Source: an optimization exercise on an open RTL-to-GDS flow (aim: small area, a short achievable clock period and few clock cycles per item). Production flows keep margins and buffers that such runs may drop. RTL that was checked went through simulation tests only; none was proved equivalent to the original. The series may have gaps, and a smaller design here may also do less where the tests do not look. No functional check of the RTL was part of run 2. Power is estimated from default activity; no workload was simulated.

**flow/run.sh**
```bash
#!/bin/bash
# synth_recipe.tcl (not shown) runs the flow's synth.tcl, then flattens the netlist and writes it again
# the make line also repeats each setting of config.mk as NAME=value (left out here)
make -C /OpenROAD-flow-scripts/flow DESIGN_CONFIG=/design/flow/config.mk WORK_HOME=/design/flow/orfs CLKGATE_MAP_FILE= SYNTH_SCRIPT=/design/flow/synth_recipe.tcl finish
```
**flow/config.mk**
```make
export PLATFORM = sky130hd
export DESIGN_NAME = multi
export DESIGN_NICKNAME = multi
export VERILOG_FILES = /design/flow/design.v
export SDC_FILE = /design/flow/constraint.sdc
export NUM_CORES = 4
export LEC_CHECK = 0
export CAP_MARGIN = 20
export CORE_MARGIN = 2
export CORE_UTILIZATION = 40
export SLEW_MARGIN = 20
```
**flow/constraint.sdc**
```tcl
create_clock -name core_clock -period 4.0 [get_ports {clk}]
set_input_delay 0.8000 -clock core_clock [delete_from_list [all_inputs] [get_ports {clk}]]
set_output_delay 0.8000 -clock core_clock [all_outputs]
set_load 0.01 [all_outputs]
```
**flow/design.v**
```verilog
module add_sub #(parameter W = 4) (a,b,cin,add);
  output [W-1:0] add;
input [W-1:0] a;
input [W-1:0] b;
input cin;
assign add = a + b + cin;
endmodule
module multi #(parameter N = 32) (a,b,clk,out,load,done);
  localparam CW = $clog2(N) + 1;
  input [N-1:0] a,b;
  input clk,load;
  output [2*N-1:0] out;
  output done;
reg [N-1:0] ta,tb;
reg [N:0] z;
reg q;
reg [CW-1:0] count;
wire [N:0] add,sub;
wire [N:0] tax = {ta[N-1],ta};
add_sub #(N+1) u0(tax,z,1'b0,add);
add_sub #(N+1) u1(~tax,z,1'b1,sub);
always@(posedge clk)
begin
  if (load)
    begin
      ta<=a;
      tb<=b;
      z<={(N+1){1'b0}};
      q<=0;
      count<=0;
  end
else
  begin
    if (count<N)
      begin
    case ({tb[0],q})
      2'b00 : {z,tb,q} <= {z[N],z,tb};
      2'b01 : {z,tb,q} <= {add[N],add,tb};
      2'b10 : {z,tb,q} <= {sub[N],sub,tb};
      2'b11 : {z,tb,q} <= {z[N],z,tb};
    endcase
    count<= count + 1'b1;
  end
end
end
assign out = {z[N-1:0],tb};
assign done = (count == N);
endmodule
```
**Run 1: cell classes on the final placement**

(4 px per um)
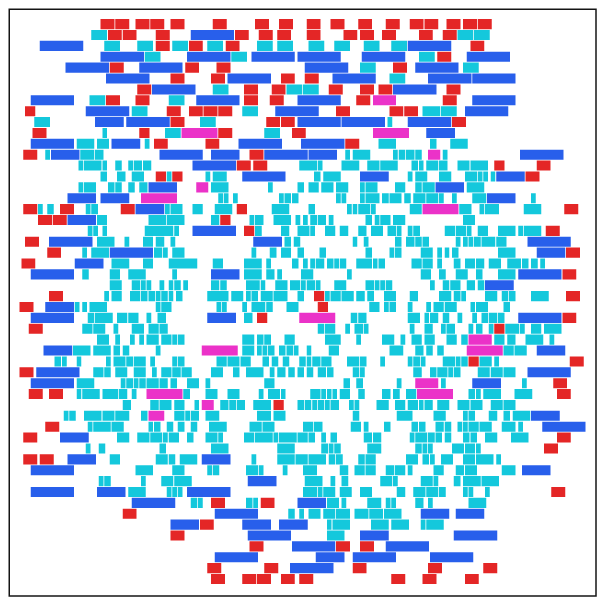
| color | class | cells |
|---|---|---|
| cyan | all other logic | 729 |
| blue | flip-flops | 104 |
| magenta | clock drivers and dummy loads | 16 |
| red | other buffers and delay cells | 143 |
final instance area: 9699 um^2
utilization after layout: 0.4840
sequential portion of the cell area: 0.2807

**Run 1: the whole layout, all layers**

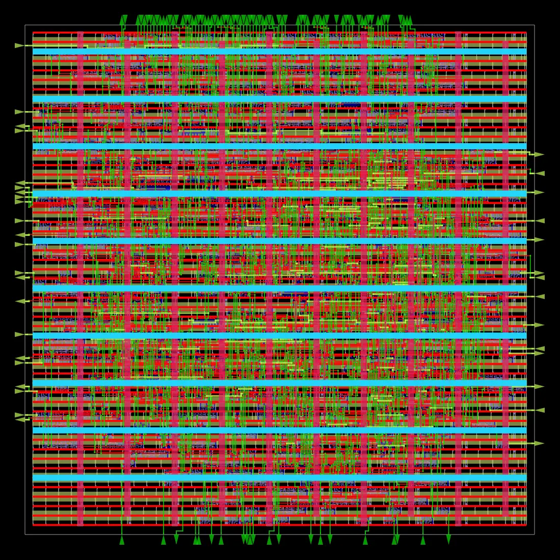
I/O pin cnt: 131
Post-Route WL: 22920 um
die area: 21410 um^2

**Run 1: signal wires by layer**

(2 px per um)
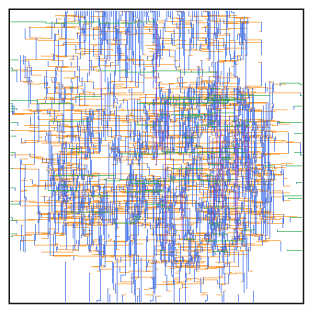
| color | layer | wire length |
|---|---|---|
| orange | met1 | 10200 um |
| purple | met4 | 493 um |
| blue | met2 | 11200 um |
| green | met3 | 1050 um |

==> qor.txt, run 1 <==
Die width - 146.3 um
Gr usage total - 0.2151
Routed length per instance - 18.16 um
Grt ovf - 0
Min-delay worst type - reg2reg
Number of CTS-inserted buffers - 9
Highest Clock Rate - 283.9 MHz
Yosys warns - 1
Synthesized area - 8104 um^2
Area growth syn-to-layout - 19.69%
N_diodes - 0
EDFF count, synth - 64
Remaining DRCs - 0
Worst r2r dst - z[25]
Inst Count DP - 1246
Clock root cell - clkbuf_16
Critical path class - reg2reg
Min-delay src - z[28]
Final Setup Violations - 0
Row cnt - 52
Count leader, synth - nor2_1
Layout Cells excl Fill - 1262
Final hold violation count - 0
Reg2Reg Depth - 12
Dpl hpwl - 16520 um
Final Max Slew Viols - 0
Largest net degree at the start of global routing - 52
First-pass GRT wire length - 37250 um
Worst-path fanout max - 5
Seq cells post-synth - 104
Least-Margin Pin Slew - 0.8347 ns
Routability cong. - 0.9463
Async S/R FF share, synth - 0
Pwr Total - 4.467 mW
Origin of the critical flop-to-flop path - z[0]
CTS tree - done
Worst vdd ir - 208.8 uV
GR peak layer - met2
Clock latency (worst-skew pair) - 0.37 ns
Fin Setup TNS - 0 ns
Max transition margin - 0.4424
Post-Syn Instances - 917
WHS Endpoint - z[28]
Nets - 1123
Sequential cell area fraction in the yosys report - 0.3360
Syn avg cell area - 8.838 um^2
Post-CTS sizing - 0
Vias per cell - 5.644
Hold Path Depth - 2
Die Y-Extent - 146.3 um
CP startpoint kind - flip-flop
Antenna-violating nets left - 0
RSZ-0062 raised after global routing - false
Yosys cell types - 73
Most used DFF post-synth - edfxtp_1
Port bufs - 130
H-tree Lvls - 3
Arrival time worst endpoint - 3.76 ns
Maxcap violations - 0
Crit path time final - 3.522 ns
Hold_ws - 0.5199 ns
Yosys top cell area share - 0.2371
Reg clk slew, reported paths - 0.08 ns
Sink Count - 104
Met2 Usage GRT - 0.3717
Layout fillers - 1996
Initial DRC Count - 481
Number of global-route vias before repair - 7072
Power per cell area - 460.5 nW/um^2
DRT Pass-1 Iters - 5
Crit end category - flip-flop
Ranking of synthesized cells by area - edfxtp_1 (24%), ha_1 (10%), dfxtp_1 (9.9%)
Area occupied by multi-input gates - 4657 um^2
Worst R2R Setup Slack - 0.48 ns
Period utilisation layout - 0.8805
Top cells by count, synth - nor2_1 (84), a21oi_1 (82), inv_1 (72), ha_1 (68), edfxtp_1 (64)
P_leak - 3.854 nW
Core area - 20040 um^2
Synth area leader - edfxtp_1
M1 GR Usage - 0.2764
Vias - 7123
Setup Fix Bufs, Post-CTS - 0
Status - no timing/DRC/antenna violations
Hold buffers post-CTS - 0
Share of layout cells above drive strength 1 - 0.07157
Worst Skew - 0.009806 ns
Max Root-Sink Buffers - 2
Net Count, Synth - 1053
Starting density of the core - 0.4044
M3 GR Usage - 0.03688
WP data required - 4.24 ns
Register Area - 2723 um^2
Antenna violations before repair - 0
Testbench counts for the RTL of run 1, summed over its fixed seeds: cycles 67,584, items 2,048.
[run 1: through the flow]
step           setup slack (ns)  area [um^2]
6_report                 0.4778         9699
5_1_grt                  0.2283         9699
4_1_cts                  0.4887         9699
3_5_place_dp             0.5246         9388
3_3_place_gp             0.5844         9388
2_1_floorplan             1.028         8104
[run 1: worst max-delay path by stage]
stage	start	endpoint	slack, ns	depth (start not counted)
floorplan	ta[19]	z[32]	1.03	11
global placement	z[0]	z[25]	0.58	12
detailed placement	z[0]	z[25]	0.52	12
CTS	z[0]	z[25]	0.49	12
global route	ta[9]	z[28]	0.23	11
finish	z[0]	z[25]	0.48	12
[run 1: kinds of logic after synthesis]
logic type / synth area share
flip-flops: 0.3360
AO/OA/AOI/OAI: 0.2307
adder cells (fa/ha/maj): 0.1099
AND/OR/NAND/NOR: 0.1385
buffers and inverters: 0.08939
multiplexers: 0.04802
XOR/XNOR: 0.04755
[run 1: cell usage in the layout, fill, tap and decap left out, types with 7 or more instances in the layout]
cell	netlist	final
a211oi_1	14	14
a21o_1	11	11
a21oi_1	82	82
a221o_1	10	10
a221oi_1	23	23
a31oi_1	11	11
buf_4	32	14
clkbuf_16	0	9
clkdlybuf4s50_1	0	129
dfxtp_1	40	40
edfxtp_1	64	64
ha_1	68	68
inv_1	72	72
mux2_2	31	31
nand2_1	51	51
nand2b_1	9	9
nand3_1	7	7
nor2_1	84	84
nor2b_1	12	12
nor3_1	34	34
o211ai_1	8	8
o21ai_0	29	29
o21bai_1	11	11
o31ai_1	8	8
xnor2_1	34	34
xor2_1	10	10
[run 1: worst max-delay path, stage by stage, from the launching register on]
cell and delay, ns:
dfxtp_1 0.40, inv_1 0.06, ha_1 0.22, fa_1 0.42, nor2b_1 0.18, o211ai_1 0.11, a21oi_1 0.29, a31o_2 0.26
a21oi_1 0.19, o41ai_1 0.56, xnor2_1 0.18, a221oi_1 0.09, a2111oi_0 0.41
[run 1: cell type report]
| class | count | share of cell area |
|---|---|---|
| multi-input cells | 656 | 0.4801 |
| flip-flops and latches | 104 | 0.2807 |
| repair buffers | 143 | 0.1440 |
| well taps | 270 | 0.03483 |
| inverters | 73 | 0.02825 |
| clock buffers | 9 | 0.02322 |
| clock inverters | 7 | 0.008901 |
[run 1: power by group]
| group | internal (mW) | switching (mW) |
|---|---|---|
| combinational | 0.947 | 1.18 |
| clock | 0.448 | 0.466 |
| sequential | 1.29 | 0.143 |
| total | 2.68 | 1.79 |
[run 1: metal layers]
layer | up-vias | share of wire
met5 | - | 0
met2 | 200 | 0.49
met4 | 0 | 0.022
met3 | 34 | 0.046
li1 | 3456 | -
met1 | 3433 | 0.44
[run 1: registers in the layout, indices dropped and copies added (netlist names)]
| register | count |
|---|---|
| count | 6 |
| q | 1 |
| ta | 32 |
| tb | 32 |
| z | 33 |
**Run 1: the clock tree on the layout**

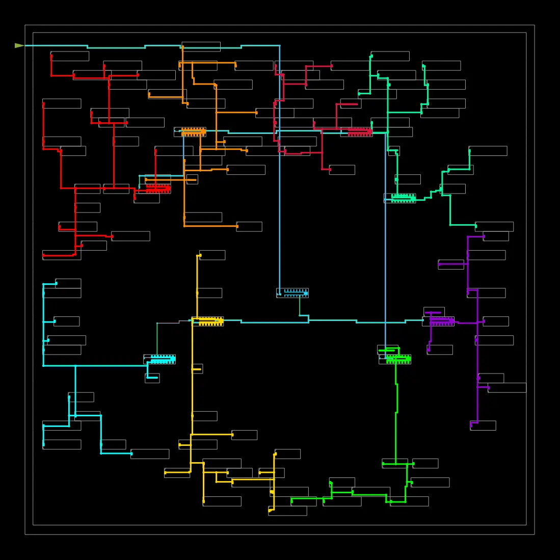

## Run 2: large edit since run 1, in outline
flow/design.v: 48 -> 1741 lines; modules unchanged: 1
  multi: edited, 41 -> 1734 lines
**Run 2: the clock tree on the layout**

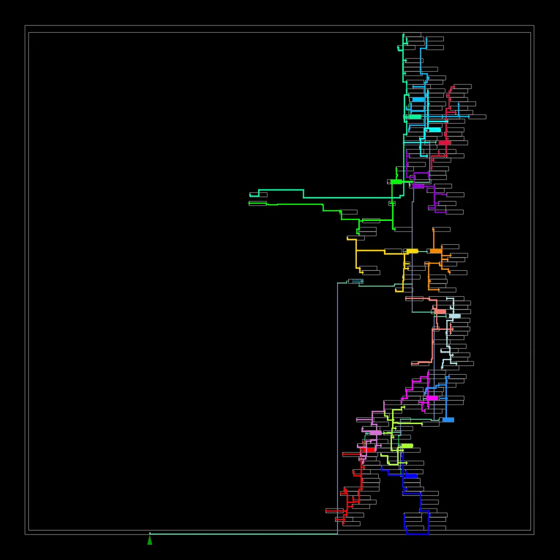
number of CTS-inserted buffers: 17
H-tree Lvls: 4
Sink Count: 181
Seq cells: 181
clock root cell: clkbuf_16

==> run 2 against run 1 <==
Now fails the layout checks on setup timing. Via count grew to 6.4 times the previous value. Routed wire length grew to 7.7 times the previous value. Clock power is 84% higher. Cell area grew to 5.6 times the previous value. Critical path depth stayed put. Die area grew to 4.8 times the previous value. Count of clock-buffer cells in the layout is 10 higher. Sequential cell count is 77 higher. Area after synthesis grew to 4.9 times the previous value. First-iteration DRC count grew to 12 times the previous value. Critical endpoint is now out[59]. Largest cell class unchanged. Highest routed layer is now met5.
==> qor.txt, run 2 <==
Max reg flops - 181
Utilization after layout - 0.5499
Port bufs - 129
Vias - 45360
Synthesized area - 39920 um^2
Register Area - 5435 um^2
Final hold violation count - 0
Status - finished with violations
Maxcap violations - 0
Synth Area in Compound Gates - 0.3271
Routed length per instance - 23.88 um
Commonest non-fill, non-tap cell in the layout - buf_4
P_leak - 22.41 nW
Yosys cell types - 74
Period utilisation layout - 1.182
Die width - 319.9 um
Top cells by count, synth - a21oi_1 (685), nor2_1 (572), clkbuf_1 (534), nand2_1 (476), inv_1 (420)
Reg clk slew, reported paths - 0.07 ns
Antenna violations before repair - 13
Fail Reasons - setup timing
First-pass GRT wire length - 259000 um
Hold buffers post-CTS - 0
Core area - 98710 um^2
Yosys top cell area share - 0.2101
Least-Margin Pin Slew - 0.7467 ns
Die area - 102300 um^2
Syn avg cell area - 7.415 um^2
Final instance area - 54280 um^2
Most used DFF post-synth - edfxtp_1
DRT Pass-1 Iters - 7
Final Setup Violations - 70
Final worst slack - -0.7266 ns
Worst-path fanout max - 4
Count leader, synth - a21oi_1
Largest registers - r x181
Largest family of logic cells by synthesized area - compound AO/OA/AOI/OAI gates
Ranking of synthesized cells by area - fa_1 (21%), edfxtp_1 (14%), a21oi_1 (8.6%)
Post-Syn Instances - 5384
Die Y-Extent - 319.9 um
WP data required - 3.20 ns
Area growth syn-to-layout - 35.96%
Synth Area in Adders - 0.2703
Worst vdd ir - 989.5 uV
Final Max Slew Viols - 0
Remaining DRCs - 0
RSZ-0062 raised after global routing - true
Layout fillers - 9006
Sequential cell area fraction in the yosys report - 0.1361
Fraction of synthesized area in multiplexers - 0.003698
EDFF count, synth - 181
Post-Route WL - 176400 um
Starting density of the core - 0.4044
Net Count, Synth - 5981
CTS tree - done
Number of global-route vias before repair - 41310
Initial DRC Count - 5887
Post-Synth Simple-Gate Area - 0.1316
Placed inst area - 49570 um^2
Max transition margin - 0.4969
Antenna-violating nets left - 0
Routability cong. - 1.006
Dpl hpwl - 137400 um
Min-delay worst type - in2reg
Seq cells post-synth - 181
I/O pin cnt - 131
Fin Setup TNS - -20.89 ns
Async S/R FF share, synth - 0
Row cnt - 115
Synth area leader - fa_1
Largest Register - r
Highest Clock Rate - 211.6 MHz
Hold_ws - 0.8162 ns
Crit path time final - 4.727 ns
Gr usage total - 0.3286
Power per cell area - 838.8 nW/um^2
Pre-CTS setup slack - -0.9080 ns
Nets - 6682
Grt ovf - 0
XOR/XNOR Fraction of Synth Area - 0.02545
Max Root-Sink Buffers - 2
Area occupied by multi-input gates - 32950 um^2
Commonest non-fill, non-tap cells in the layout - buf_4 (1034), a21oi_1 (619), nor2_1 (527)
Vias per cell - 6.141
Share of layout cells above drive strength 1 - 0.3203
Yosys warns - 1
Critical path class - reg2out
Crit end category - output port
Arrival time worst endpoint - 3.93 ns
Largest net degree at the start of global routing - 76
CP startpoint kind - flip-flop
**Run 2: close-up of the layout**

Region (135, 199) to (185, 249) um. Cells in gray, sequential cells in the stronger gray; small squares are vias.
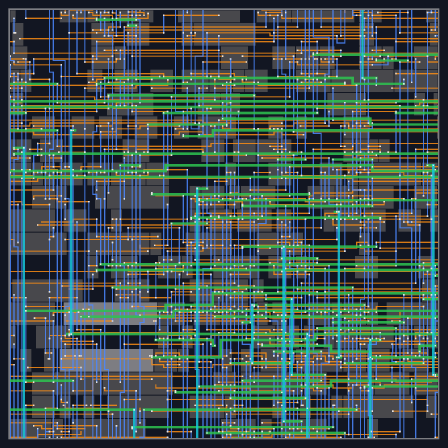
| color | layer |
|---|---|
| orange | met1 |
| cyan | met4 |
| blue | met2 |
| green | met3 |
sequential cells in the window: 2
cells with their middle in the window: 191
most frequent: nor2_1 (47), buf_4 (30), a211oi_1 (25)
netlist names of flops here include: `r` (2)

[run 2: cell count changes after synthesis, sizes merged, moves of 325 or more]
cell,delta
a21oi,+602
clkbuf,+500
fa,+417
inv,+352
nand2,+425
nor2,+488
o21ai,+325
[run 2: cell families (layout without fill, tap and decap cells)]
kind of cell             after synthesis  count (layout)
AO/OA/AOI/OAI                       2058            2058
XOR/XNOR                             116             116
adder cells (fa/ha/maj)              631             631
buffers and inverters               1116            1829
flip-flops                           181             181
multiplexers                          14              14
other                                  1               2
AND/OR/NAND/NOR                     1267            1268
[run 2: repair_timing]
item	4_1_cts	5_1_grt
gates resized for setup	615	378
buffers inserted	57	58
gates cloned	7	12
pin swaps	171	179
setup endpoints to repair	105	112
[run 2: worst paths after layout]
check / from / end / slack, ns / cells after the start
worst max-delay path: r[10] / out[59] / -0.73 / 12
worst min-delay path: load / r[13] / 0.82 / 1
[run 2: area by class of cell]
| cell class | instances | area share |
|---|---|---|
| antenna | 1 | 0.00004610 |
| clock buffer | 19 | 0.007976 |
| clock inverter | 13 | 0.002559 |
| inverter | 435 | 0.03165 |
| multi-input combinational | 4088 | 0.6070 |
| sequential | 181 | 0.1001 |
| tap | 1287 | 0.02967 |
| timing repair buffer | 1360 | 0.2208 |
| timing repair inverter | 2 | 0.0001844 |
[run 2: routing by layer]
metal	GRT usage	wire (um)	share of wire	up-vias
met5	0	57	0.00032	-
met2	0.4838	73540	0.42	2711
met4	0.08847	6297	0.036	10
li1	-	-	-	20420
met3	0.09619	23290	0.13	406
met1	0.4674	73170	0.41	21810
[run 2: critical path, cell delays in order (launching register included)]
cell and delay, ns:
edfxtp_1 0.40, fa_1 0.54, ha_4 0.31, o21ai_4 0.06
a221oi_4 0.38, o221ai_2 0.18, or3_4 0.37, a211o_4 0.38
a211oi_2 0.19, or3b_4 0.21, a31oi_4 0.10, xnor2_1 0.17
buf_2 0.16
[run 2: per-stage QoR]
| step | instances | total power, mW |
|---|---|---|
| after floorplan | 5384 | 21.10 |
| after global placement | 7231 | 39.47 |
| after detailed placement | 7231 | 39.92 |
| after CTS | 7323 | 43.46 |
| after global routing | 7385 | 48.83 |
| final | 7386 | 45.53 |
[run 2: power breakdown]
part           total (mW)  leakage [nW]  internal [mW]  switching, mW
Combinational        39.8          20.4           19.2           20.6
Sequential           4.08          1.77           3.62          0.456
Clock                1.68         0.276          0.882          0.801
Total                45.5          22.4           23.7           21.9

[port drivers added, routing unchanged]
How much do the figures lean on ideal ports? The routed layouts below were timed once more, with nothing changed but the port constraints.
Step 1 (the two cells are an assumption about what drives the block):
set clk [get_ports {clk}]
set_driving_cell -lib_cell sky130_fd_sc_hd__clkbuf_16 $clk
set_driving_cell -lib_cell sky130_fd_sc_hd__buf_2 [delete_from_list [all_inputs] $clk]
Step 2 also shifts input and output timing later by t, the mid clock arrival at the registers, as if the neighbouring blocks saw the same clock.
Slacks: no drivers / after step 1 / after step 2; pairs: no drivers / after step 1.
run | t, ns | setup slack, ns | worst slew at a driven data input, ns
run 1 | 0.410 | 0.478 / 0.478 / 0.478 | 0.05
run 2 | 0.522 | -0.727 / -0.797 / -0.650 | 0.19
